Source: an optimization exercise on an open RTL-to-GDS flow (aim: small area, a short achievable clock period and few clock cycles per item). Production flows keep margins and buffers that such runs may drop. Function was checked by simulation only, so behaviour that the tests miss may differ from the original. The series may have gaps, and a smaller design here may also do less where the tests do not look.

## flow/design.v in outline (module list and top-level ports)
// module CONFIG: 25 lines
// module FIR_control: 76 lines
// module FIR_next: 54 lines
// module MAC_group: 643 lines
// module MAC_tap0: 182 lines
// module BOOTH_ENC: 14 lines
// module FIR: 170 lines
module FIR (
	input clk,
	input rst_n,
	input [7:0] data_in,
	input enable,
	input configuration, 
	input config_data_enable,
	output [7:0] data_out,
	output [1:0] overflow_flag, 
	output [0:0] done
);
  // ...
==> flow/run.sh <==
#!/bin/bash
# synth_recipe.tcl (not shown) runs the flow's synth.tcl, then flattens the netlist and writes it again
# the make line also repeats each setting of config.mk as NAME=value (left out here)
make -C /OpenROAD-flow-scripts/flow DESIGN_CONFIG=/design/flow/config.mk WORK_HOME=/design/flow/orfs CLKGATE_MAP_FILE= SYNTH_SCRIPT=/design/flow/synth_recipe.tcl finish
==> flow/config.mk <==
export PLATFORM = sky130hd
export DESIGN_NAME = FIR
export DESIGN_NICKNAME = FIR
export VERILOG_FILES = /design/flow/design.v
export SDC_FILE = /design/flow/constraint.sdc
export NUM_CORES = 4
export LEC_CHECK = 0
export CAP_MARGIN = 20
export CORE_MARGIN = 2
export CORE_UTILIZATION = 40
export CTS_CLUSTER_DIAMETER = 150
export CTS_CLUSTER_SIZE = 30
export SETUP_SLACK_MARGIN = 5
export SLEW_MARGIN = 20
==> flow/constraint.sdc <==
create_clock -name core_clock -period 10.0 [get_ports {clk}]
set_input_delay 2.0000 -clock core_clock [delete_from_list [all_inputs] [get_ports {clk}]]
set_output_delay 2.0000 -clock core_clock [all_outputs]
set_load 0.01 [all_outputs]
Figure 1. Placement by cell class (run 1).
Scale: 1.5 px per um. Fill, decap, tap and diode cells in grey.
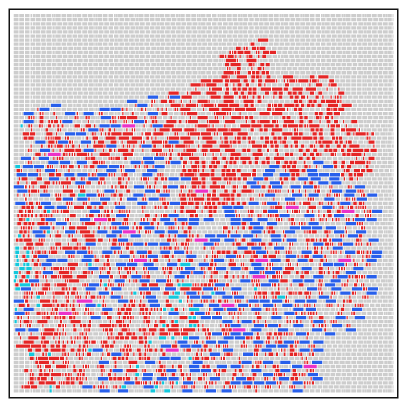
colour	class	cells	share of their area
cyan	remaining buffers and delay cells	68	2.3%
blue	sequential cells	416	32%
red	combinational and other logic	2472	64%
magenta	clock drivers and dummy loads	18	1.7%

Figure 2. Path with the least slack (run 1).
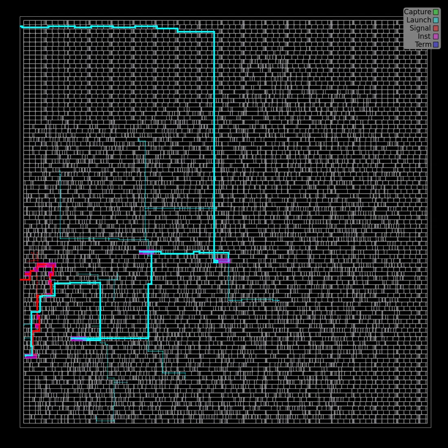
fin cells: 3829
Post-Route Setup TNS: 0 ps
final setup margin: 5140 ps

Figure 3. Routed clock nets over the placement (run 1).
Scale: 2 px per um.
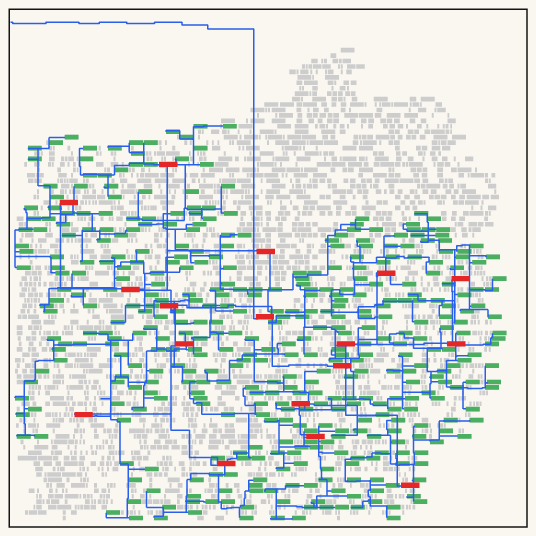
[red] clock drivers | count: 17
[blue] clock wires | length: 4790 um
[green] flip-flops | count: 416
routed clock nets	18

==> impl_results.md, run 1 <==
* Crit path buffers/inverters at 1
* Min Tclk post-route at 4860 ps
* Placer Congestion at 0.932
* Post-Syn Area at 0.0258 mm^2
* Cts bufs inserted at 17
* Wire length on met3 at 5.16 mm
* FILL cells at 6426
* Fraction of area in multi-input gates at 58.7%
* Post-layout util at 42.4%
* TritonCTS clock tree: done
* Sequential area share after synthesis at 32.3%
* Detailed-route vias per instance at 5.55
* Worst path depth at 9
* Syn_nets at 3402
* Hold path depth at 2
* H-Tree Depth at 1
* Root Driver: clkbuf_16
* Row count at 93
* Top Layer Used: met4
* Commonest cells in the netlist: nand2_1, dfxtp_1, a21oi_1
* Layout clock buffers at 17
* Cell taking the most area after synthesis: dfxtp_1
* Final period util at 48.6%
* Tap cells at 855
* Post-synthesis mux area share at 2.68%
* Slew Viols, Final at 0
* Simple-gate portion of the synthesized area at 15.0%
* Final antenna-violating net count at 0
* Final net count at 3223
* Inverters at 196
* #MultiIn Comb at 2276
* Post-synth ARST share at 0%
* # clock sinks at 416
* First-pass GRT wire length at 119 mm
* DP Cell Count at 3782
* Layout cells sized above 1 at 5.35%
* Cts hold-fix bufs at 0
* NonClk Buf Share at 2.23%
* Adder-Cell Fraction of Synth Area at 16.5%
* Die X at 258 um
* Crit Path Category: flop to primary output
* Initial drt markers at 2134
* Met3 Track Usage GR at 3.33%
* GR met2 Demand/Resource at 35.4%
* Syn_area_per_cell at 8.19 um^2
* CP startpoint kind: flop
* Worst-path clk slew at 120 ps
* Total grt overflow at 0
* Max FO, Critical Path at 7
* Min Hold Slack at 460 ps
* Synth Register Bits at 416
* Max_cap viols at 0
* DRT met1 WL at 34.5 mm
* Vias in the first global route at 19699
* Post-Synthesis Cells at 3154
* Area grow syn2layout at 5.26%
* R2R depth at 14
* Finished layout cell area at 0.0272 mm^2
* Worst path slowest cell: mux2i_2
* Initial Util at 40.3%
* CP endpoint kind: primary output
* DR WL/cell at 19.8 um
* Hold Vio Cnt, Final at 0
* Layout Skew at 21.4 ps
* Xor and xnor area share after synthesis at 6.87%
* DRC viols at 0
* Synth area leaders: dfxtp_1, fa_1, nand2_1
* Largest stage delay, worst path at 370 ps
* First-pass DRT Iterations at 6
* Core Area at 0.0641 mm^2
* Final Setup Violations at 0
* Yosys cell types at 71
* Post-synth top flop: dfxtp_1
* Share of the synthesized area in the top cell type at 32.3%
* Drt total wl at 75.7 mm
* IO buf count at 23
* Largest cell class: multi-input combinational cells
* Hold Path Class: flop to flop
* Area taken by multi-input logic gates at 0.0160 mm^2
* Grt met1 use at 32.3%
* Post-CTS resize count at 41
* Most Used Layer, Global Route: met2
* CP top delay family: compound AO/OA/AOI/OAI gates
* Critical Path RT at 8000 ps
* Clock buf/inv share at 1.68%
* Num sequential at 416
* Outcome: complete, no violations
* Maximum clock frequency at 0.206 GHz
* Main combinational cell family by area after synthesis: compound AO/OA/AOI/OAI gates
* Commonest non-fill, non-tap cells in the layout: nand2_1, dfxtp_1, a21oi_1
* CP cell instances: a21o_1 > a21oi_1 > o21bai_1 > a21oi_1 > o21bai_1 > a21oi_4 > mux2i_2 > a21o_1 > dlygate4sd2_1
* Place WS at 3860 ps
* Synth Area in Compound Gates at 19.6%
* Number of flops mapped to enable cells by yosys at 0
* Worst reg2reg setup slack at 5270 ps
* Global Route Usage Sum at 22.4%
Testbench counts for the RTL of run 1, summed over its fixed seeds: cycles 12,191, items 4,800.
Figure 4. Gate families picked out (run 1).
Scale: 2 px per um.
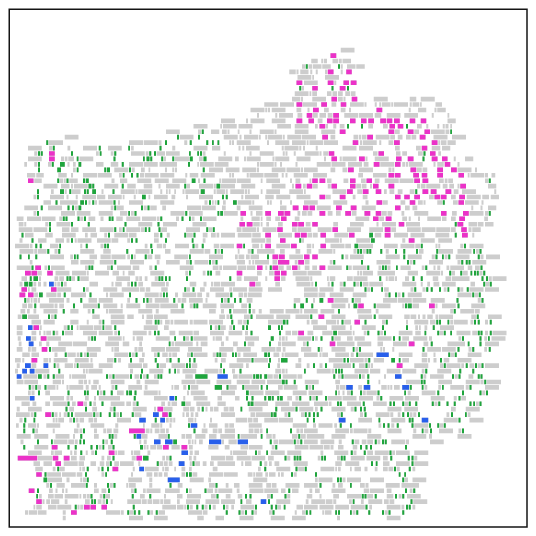

==> run 2, diff against run 1 <==
--- a/flow/design.v
+++ b/flow/design.v
@@ -1106,6 +1106,9 @@
 	.pin_s(pin_s), .pin_c(pin_c), .ps(ps), .pc(pc));
-reg [12:0] q2_s, q2_c;
+reg [12:0] q2;
+always @ (posedge clk) begin
+	if (q2_load) q2 <= p_s + p_c;
+end
 reg [12:0] q_g, q_p;
-wire [12:0] qin_s = tap_num[3] ? q2_s : p_s;
-wire [12:0] qin_c = tap_num[3] ? q2_c : p_c;
+wire [12:0] qin_s = tap_num[3] ? q2 : p_s;
+wire [12:0] qin_c = tap_num[3] ? 13'd0 : p_c;
 wire [12:0] qs, qc;
@@ -1117,4 +1120,2 @@
 		p_c <= 0;
-		q2_s <= 0;
-		q2_c <= 0;
 		q_g <= 0;
@@ -1126,6 +1127,2 @@
 		end
-		if (q2_load) begin
-			q2_s <= p_s;
-			q2_c <= p_c;
-		end
 		if (q_load) begin
Figure 5. Gate families picked out (run 2).
Scale: 2 px per um.
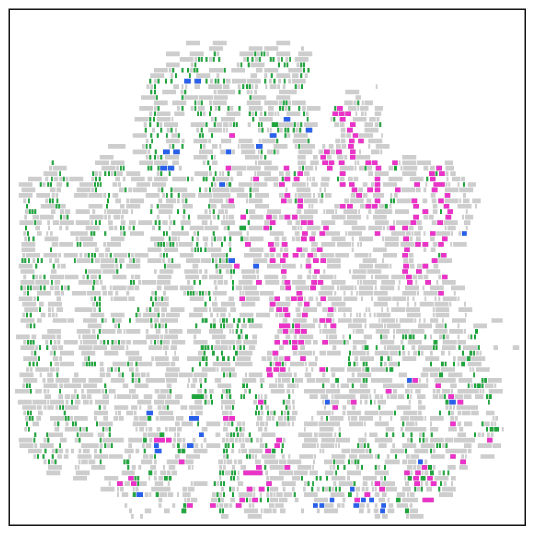
colour	family	cells
magenta	xor and xnor cells	210
blue	non-inverting ao/oa cells	35
green	nand cells	722

Figure 6. Placement by cell class (run 2).
Scale: 1.5 px per um. Fill, decap, tap and diode cells in grey.
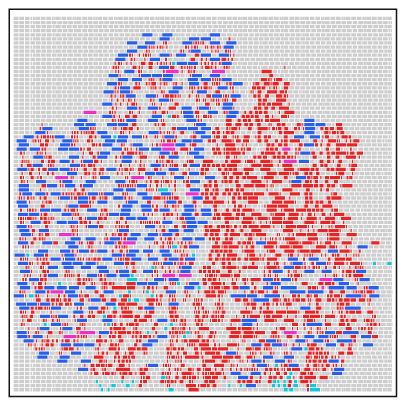
colour	class	cells	share of their area
cyan	remaining buffers and delay cells	59	1.9%
blue	sequential cells	403	32%
red	combinational and other logic	2429	65%
magenta	clock drivers and dummy loads	22	1.9%

Figure 7. Path with the least slack (run 2).
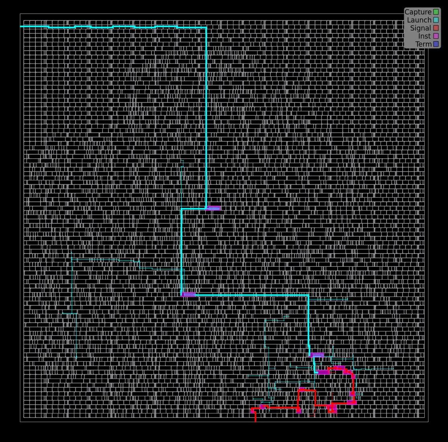
post-layout util: 42.7%
min Tclk post-route: 4890 ps

==> run 2 against run 1 <==
  * Final cell count shrank 1.8%
  * Via count is 1.2% lower
  * Clock skew is 1.7 ps lower
  * Count of clock-buffer cells in the layout rose by 3
  * Register-to-register slack about the same
  * Die area decreased by 0.64%
  * Largest cell class unchanged
  * Highest routed layer unchanged
==> impl_results.md, run 2 <==
* Core Area at 0.0632 mm^2 (was 0.0641 mm^2)
* Final period util at 48.9% (was 48.6%)
* Critical Path RT at 8000 ps (about the same)
* Worst reg2reg setup slack at 5280 ps (was 5270 ps)
* Place WS at 3670 ps (was 3860 ps)
* H-Tree Depth at 1 (unchanged)
* Post-Syn Area at 0.0257 mm^2 (was 0.0258 mm^2)
* Sequential area share after synthesis at 32.0% (was 32.3%)
* Post-synthesis mux area share at 2.03% (was 2.68%)
* Worst path depth at 13 (was 9)
* Worst path slowest cell: dfxtp_2 (was mux2i_2)
* Most Used Layer, Global Route: met2 (unchanged)
* Total grt overflow at 0 (unchanged)
* Max_cap viols at 0 (unchanged)
* Inverters at 202 (was 196)
* DR WL/cell at 18.8 um (was 19.8 um)
* Outcome: complete, no violations (unchanged)
* Yosys cell types at 76 (was 71)
* Vias in the first global route at 19921 (was 19699)
* Largest cell class: multi-input combinational cells (unchanged)
* Adder-Cell Fraction of Synth Area at 17.3% (was 16.5%)
* Post-CTS resize count at 49 (was 41)
* Syn_area_per_cell at 8.30 um^2 (was 8.19 um^2)
* Crit Path Category: flop to primary output (unchanged)
* Post-synth top flop: dfxtp_1 (unchanged)
* Area taken by multi-input logic gates at 0.0160 mm^2 (about the same)
* First-pass GRT wire length at 112 mm (was 119 mm)
* FILL cells at 6246 (was 6426)
* Layout Skew at 19.7 ps (was 21.4 ps)
* Wire length on met3 at 3.81 mm (was 5.16 mm)
* Commonest cells in the netlist: nand2_1, dfxtp_1, a21oi_1 (unchanged)
* Global Route Usage Sum at 20.8% (was 22.4%)
* Cell taking the most area after synthesis: dfxtp_1 (unchanged)
* DP Cell Count at 3720 (was 3782)
* DRT met1 WL at 31.6 mm (was 34.5 mm)
* Initial Util at 40.6% (was 40.3%)
* Post-Synthesis Cells at 3092 (was 3154)
* Xor and xnor area share after synthesis at 7.20% (was 6.87%)
* Tap cells at 846 (was 855)
* TritonCTS clock tree: done (unchanged)
* Synth Area in Compound Gates at 20.1% (was 19.6%)
* Finished layout cell area at 0.0270 mm^2 (was 0.0272 mm^2)
* Grt met1 use at 28.6% (was 32.3%)
* Clock buf/inv share at 1.79% (was 1.68%)
* Crit path buffers/inverters at 3 (was 1)
* Drt total wl at 70.8 mm (was 75.7 mm)
* Maximum clock frequency at 0.204 GHz (was 0.206 GHz)
* Syn_nets at 3353 (was 3402)
* GR met2 Demand/Resource at 35.1% (was 35.4%)
* Slew Viols, Final at 0 (unchanged)
* Hold Vio Cnt, Final at 0 (unchanged)
* Max FO, Critical Path at 4 (was 7)
* IO buf count at 23 (unchanged)
* Main combinational cell family by area after synthesis: compound AO/OA/AOI/OAI gates (unchanged)
* Row count at 92 (was 93)
* Number of flops mapped to enable cells by yosys at 13 (was 0)
* Layout cells sized above 1 at 5.01% (was 5.35%)
* Final antenna-violating net count at 0 (unchanged)
* Placer Congestion at 0.899 (was 0.932)
* Commonest non-fill, non-tap cells in the layout: nand2_1, dfxtp_1, a21oi_1 (unchanged)
* Cts hold-fix bufs at 0 (unchanged)
* Layout clock buffers at 20 (was 17)
* Final net count at 3171 (was 3223)
* CP top delay family: compound AO/OA/AOI/OAI gates (unchanged)
* Worst-path clk slew at 120 ps (about the same)
Testbench counts for the RTL of run 2, summed over its fixed seeds: cycles 12,191, items 4,800.
==> run 3, diff against run 2 <==
--- a/flow/design.v
+++ b/flow/design.v
@@ -1110,3 +1110,6 @@
 end
-reg [12:0] q_g, q_p;
+reg [12:1] q_p;
+reg [12:7] q_g;
+reg q_r0, q_c1, q_g1, q_g3, q_g5;
+reg q_g21, q_p21, q_g43, q_p43, q_g65, q_p65;
 wire [12:0] qin_s = tap_num[3] ? q2 : p_s;
@@ -1115,2 +1118,3 @@
 wire qcin;
+wire [12:0] qg = qs & qc, qp = qs ^ qc;
 MAC_tap0 MAC_tap0_inst (.h(h_0), .x(data_in), .qin_s(qin_s), .qin_c(qin_c), .qs(qs), .qc(qc), .qcin(qcin));
@@ -1120,4 +1124,6 @@
 		p_c <= 0;
-		q_g <= 0;
 		q_p <= 0;
+		q_g <= 0;
+		q_r0 <= 0; q_c1 <= 0; q_g1 <= 0; q_g3 <= 0; q_g5 <= 0;
+		q_g21 <= 0; q_p21 <= 0; q_g43 <= 0; q_p43 <= 0; q_g65 <= 0; q_p65 <= 0;
 	end else begin
@@ -1128,4 +1134,10 @@
 		if (q_load) begin
-			q_g <= {qs[12:1] & qc[12:1], (qs[0] & qc[0]) | ((qs[0] ^ qc[0]) & qcin)};
-			q_p <= {qs[12:1] ^ qc[12:1], qs[0] ^ qc[0] ^ qcin};
+			q_p <= qp[12:1];
+			q_g <= qg[12:7];
+			q_r0 <= qp[0] ^ qcin;
+			q_c1 <= qg[0] | (qp[0] & qcin);
+			q_g1 <= qg[1]; q_g3 <= qg[3]; q_g5 <= qg[5];
+			q_g21 <= qg[2] | (qp[2] & qg[1]); q_p21 <= qp[2] & qp[1];
+			q_g43 <= qg[4] | (qp[4] & qg[3]); q_p43 <= qp[4] & qp[3];
+			q_g65 <= qg[6] | (qp[6] & qg[5]); q_p65 <= qp[6] & qp[5];
 		end
@@ -1133,13 +1145,17 @@
 end
-wire [6:0] g0 = q_g[6:0];
-wire [6:0] p0 = q_p[6:0];
-wire [6:0] g1 = {g0[6:1] | (p0[6:1] & g0[5:0]), g0[0]};
-wire [6:0] p1 = {p0[6:1] & p0[5:0], p0[0]};
-wire [6:0] g2 = {g1[6:2] | (p1[6:2] & g1[4:0]), g1[1:0]};
-wire [6:0] p2 = {p1[6:2] & p1[4:0], p1[1:0]};
-wire [6:0] g3 = {g2[6:4] | (p2[6:4] & g2[2:0]), g2[3:0]};
-wire [7:0] cy = {g3, 1'b0}; 
-wire [7:0] r = q_p[7:0] ^ cy;
+wire x3 = q_g21 | (q_p21 & q_c1); 
+wire y75 = q_g65 | (q_p65 & q_g43), yp75 = q_p65 & q_p43;
+wire z64 = q_g5 | (q_p[5] & q_g43), zp64 = q_p[5] & q_p43;
+wire [7:0] cy;
+assign cy[0] = 1'b0;
+assign cy[1] = q_c1;
+assign cy[2] = q_g1 | (q_p[1] & q_c1);
+assign cy[3] = x3;
+assign cy[4] = q_g3 | (q_p[3] & x3);
+assign cy[5] = q_g43 | (q_p43 & x3);
+assign cy[6] = z64 | (zp64 & x3);
+assign cy[7] = y75 | (yp75 & x3);
+wire [7:0] r = {q_p[7:1], q_r0} ^ cy;
 wire c = cy[7];
-wire [5:0] hx = q_p[12:7], hn = q_g[12:7];
+wire [5:0] hx = q_p[12:7], hn = q_g;
 wire [5:0] ho = hx | hn;
==> flow/flow/run.sh (new file) <==
#!/bin/bash
set -euo pipefail
W=$(pwd)
MARGIN=5.5
make -C "$FLOW_HOME" DESIGN_CONFIG="$FLOW_CONFIG" WORK_HOME="$W/orfs" CLKGATE_MAP_FILE= \
  SYNTH_SCRIPT="$W/synth_recipe.tcl" CAP_MARGIN=20 CORE_MARGIN=2 CORE_UTILIZATION=40 \
  SETUP_SLACK_MARGIN=$MARGIN SLEW_MARGIN=20 finish > "$W/make.log" 2>&1
: # left out here: write the final layout as DEF
==> flow/standard.sh (new file) <==
#!/bin/bash
# synth_recipe.tcl (not shown) runs the flow's synth.tcl, then flattens the netlist and writes it again
# the make line also repeats each setting of config.mk as NAME=value (left out here)
make -C /OpenROAD-flow-scripts/flow DESIGN_CONFIG=/design/flow/config.mk WORK_HOME=/design/flow/orfs CLKGATE_MAP_FILE= SYNTH_SCRIPT=/design/flow/synth_recipe.tcl "${@:-finish}"
--- a/flow/config.mk
+++ b/flow/config.mk
@@ -10,4 +10,4 @@
 export CORE_UTILIZATION = 40
-export CTS_CLUSTER_DIAMETER = 150
-export CTS_CLUSTER_SIZE = 30
+export CTS_CLUSTER_DIAMETER = 100
+export CTS_CLUSTER_SIZE = 20
 export SETUP_SLACK_MARGIN = 5
removed: flow/run.sh
Figure 8. Placement by cell class (run 3).
Scale: 1.5 px per um. Fill, decap, tap and diode cells in grey.
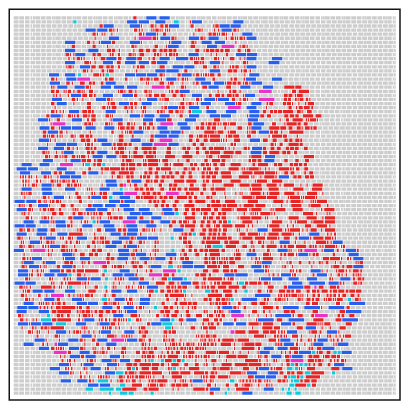
colour	class	cells	share of their area
red	combinational and other logic	2426	64%
magenta	clock drivers and dummy loads	31	2.5%
cyan	remaining buffers and delay cells	82	2.8%
blue	sequential cells	406	30%
Core Area: 0.0645 mm^2
sequential share of cell area: 29.3%
row count: 93
finished layout cell area: 0.0284 mm^2

Figure 9. Path with the least slack (run 3).
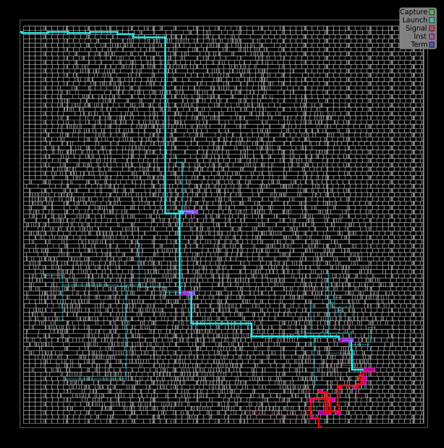
fin cells: 3800
post-layout util: 44.1%
final setup margin: 5400 ps

==> run 3 against run 2 <==
  * First-iteration DRC count up 0.10%
  * Highest routed layer is now met5
  * Critical path type unchanged
  * Worst setup slack gained 300 ps
  * Critical path depth is 3 lower
  * Non-clock buffer count grew 23
  * Register-to-register slack better by 340 ps
==> impl_results.md, run 3 <==
* Outcome: complete, no violations (unchanged)
* Clock buf/inv share at 2.39% (was 1.79%)
* Post-synth ARST share at 0% (unchanged)
* Fraction of area in multi-input gates at 59.1% (was 59.2%)
* Commonest non-fill, non-tap cells in the layout: nand2_1, dfxtp_1, inv_1 (was nand2_1, dfxtp_1, a21oi_1)
* CP endpoint kind: primary output (unchanged)
* Num sequential at 406 (was 403)
* First-pass GRT wire length at 121 mm (was 112 mm)
* Placer Congestion at 0.945 (was 0.899)
* Worst path slowest cell: dfxtp_2 (unchanged)
* Worst path depth at 10 (was 13)
* Area grow syn2layout at 8.88% (was 5.08%)
* Place WS at 3780 ps (was 3670 ps)
* Worst-path clk slew at 90 ps (was 120 ps)
* Worst reg2reg setup slack at 5620 ps (was 5280 ps)
* CP startpoint kind: flop (unchanged)
* IO buf count at 23 (unchanged)
* Detailed-route vias per instance at 5.64 (was 5.59)
* Layout clock buffers at 28 (was 20)
* # clock sinks at 406 (was 403)
* Critical Path RT at 8000 ps (about the same)
* Max FO, Critical Path at 8 (was 4)
* Simple-gate portion of the synthesized area at 14.8% (was 14.5%)
* Die X at 260 um (was 257 um)
* Layout cells sized above 1 at 9.71% (was 5.01%)
* Cts bufs inserted at 24 (was 17)
* Initial Util at 40.5% (was 40.6%)
* Total grt overflow at 0 (unchanged)
* Root Driver: clkbuf_16 (unchanged)
* DR WL/cell at 20.4 um (was 18.8 um)
* Min Hold Slack at 454 ps (was 461 ps)
* Xor and xnor area share after synthesis at 7.04% (was 7.20%)
* Post-synthesis mux area share at 2.12% (was 2.03%)
* Max_cap viols at 0 (unchanged)
* DP Cell Count at 3729 (was 3720)
* Register Area at 0.00834 mm^2 (was 0.00820 mm^2)
* Synth Register Bits at 406 (was 403)
* Maximum clock frequency at 0.218 GHz (was 0.204 GHz)
* Global Route Usage Sum at 22.6% (was 20.8%)
* Slew Viols, Final at 0 (unchanged)
* Final net count at 3202 (was 3171)
* Post-CTS resize count at 166 (was 49)
* Area taken by multi-input logic gates at 0.0168 mm^2 (was 0.0160 mm^2)
* Sequential area share after synthesis at 31.6% (was 32.0%)
* Final period util at 46.0% (was 48.9%)
* Hold path depth at 2 (unchanged)
* TritonCTS clock tree: done (unchanged)
* Post-synth top flop: dfxtp_1 (unchanged)
* Drt total wl at 77.4 mm (was 70.8 mm)
* Post-Route Setup TNS at 0 ps (unchanged)
* Syn_nets at 3349 (was 3353)
* Inverters at 201 (was 202)
* DRC viols at 0 (unchanged)
* Adder-Cell Fraction of Synth Area at 17.0% (was 17.3%)
* Largest stage delay, worst path at 350 ps (about the same)
* Synth area leaders: dfxtp_1, fa_1, nand2_1 (unchanged)
* Wire length on met3 at 4.73 mm (was 3.81 mm)
* Crit Path Category: flop to primary output (unchanged)
* Final Setup Violations at 0 (unchanged)
* Grt met1 use at 30.6% (was 28.6%)
* Min Tclk post-route at 4600 ps (was 4890 ps)
* GR met2 Demand/Resource at 36.1% (was 35.1%)
* Hold Vio Cnt, Final at 0 (unchanged)
* Syn_area_per_cell at 8.46 um^2 (was 8.30 um^2)
* Yosys cell types at 70 (was 76)
* Most Used Layer, Global Route: met2 (unchanged)
* Hold Path Class: flop to flop (unchanged)
* H-Tree Depth at 1 (unchanged)
* Share of the synthesized area in the top cell type at 30.1% (was 30.4%)
* #MultiIn Comb at 2225 (was 2227)
* Met3 Track Usage GR at 2.79% (was 2.37%)
* CP top delay family: compound AO/OA/AOI/OAI gates (unchanged)
* R2R depth at 14 (unchanged)
* Vias in the first global route at 20806 (was 19921)
Testbench counts for the RTL of run 3, summed over its fixed seeds: cycles 12,191, items 4,800.
Figure 10. Routed clock nets over the placement (run 3).
Scale: 2 px per um.
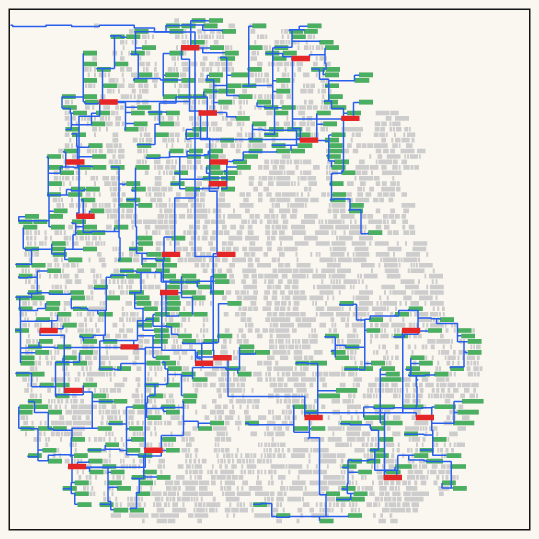
[blue] clock wires | length: 4950 um
[green] flip-flops | count: 406
[red] clock drivers | count: 24
flops lie	widely spread
Worst-Skew Late Latency: 570 ps


==> notes/layouts.md <==
Pictures saved along the way, in no particular order.

Signal wires on met3.
Scale: 2 px per um.
Plate I
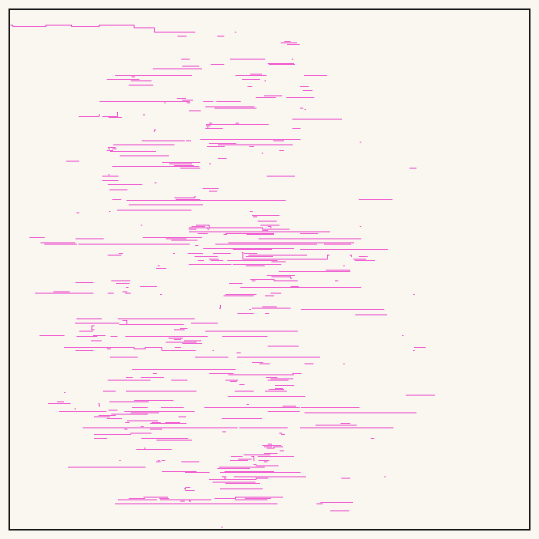
Plate II
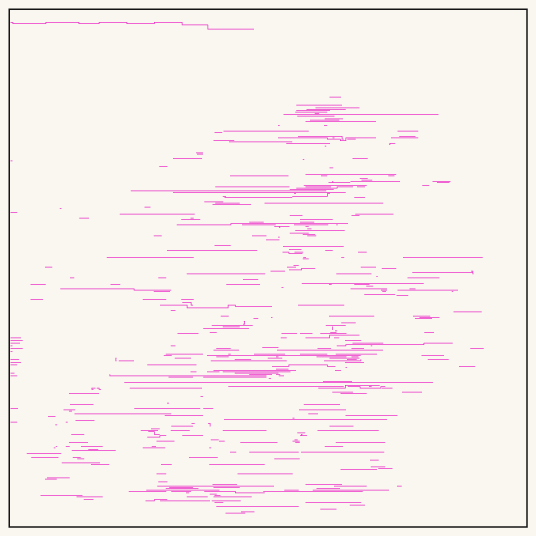
Plate III
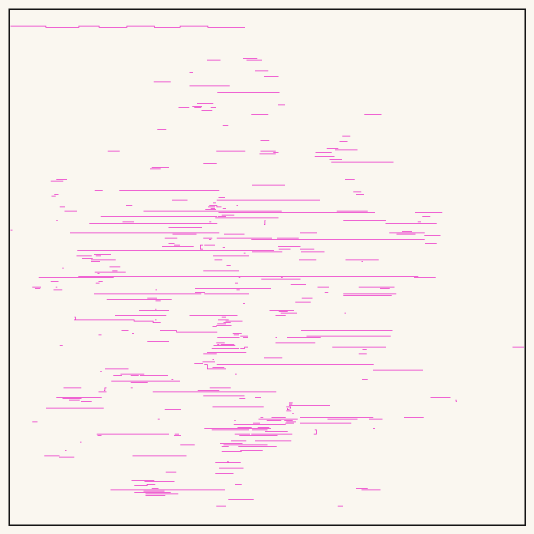
Plate II -> run 1
Plate I -> run 3
Plate III -> run 2

Key to Plate III:
nets with wire on the layer	194
wire length on this layer	3810 um

## static timing again, ports no longer ideal
The flow's constraints put no driver on any port. The routed layouts listed below were extracted and timed again, unchanged, in two steps.
Step 1: set_driving_cell puts a clkbuf_16 on clk and a buf_2 on each other input, an assumption about the parent block.
Step 2 adds t to the input delays and takes it off the output delays; t is the mean of the earliest and latest rising clock arrival at the registers after step 1. Input paths then give back, and output paths get back, about the clock's delay inside the block.
Slacks: ideal ports / drivers / drivers and shift; pairs: ideal ports / drivers.
run	t (ns)	slack for setup (ns)	clock arrival spread, ns	slew at the worst register clock pin (ns)
run 1	0.603	5.136 / 5.074 / 4.588	0.025 / 0.025	0.12 / 0.12
run 2	0.597	5.106 / 5.047 / 4.620	0.021 / 0.021	0.12 / 0.12
run 3	0.615	5.403 / 5.346 / 4.931	0.028 / 0.029	0.09 / 0.09
After both steps every run listed still meets setup and hold. The setup slack of run 1, which loses most, moves by -0.062 ns with the drivers and by -0.548 ns with both steps.
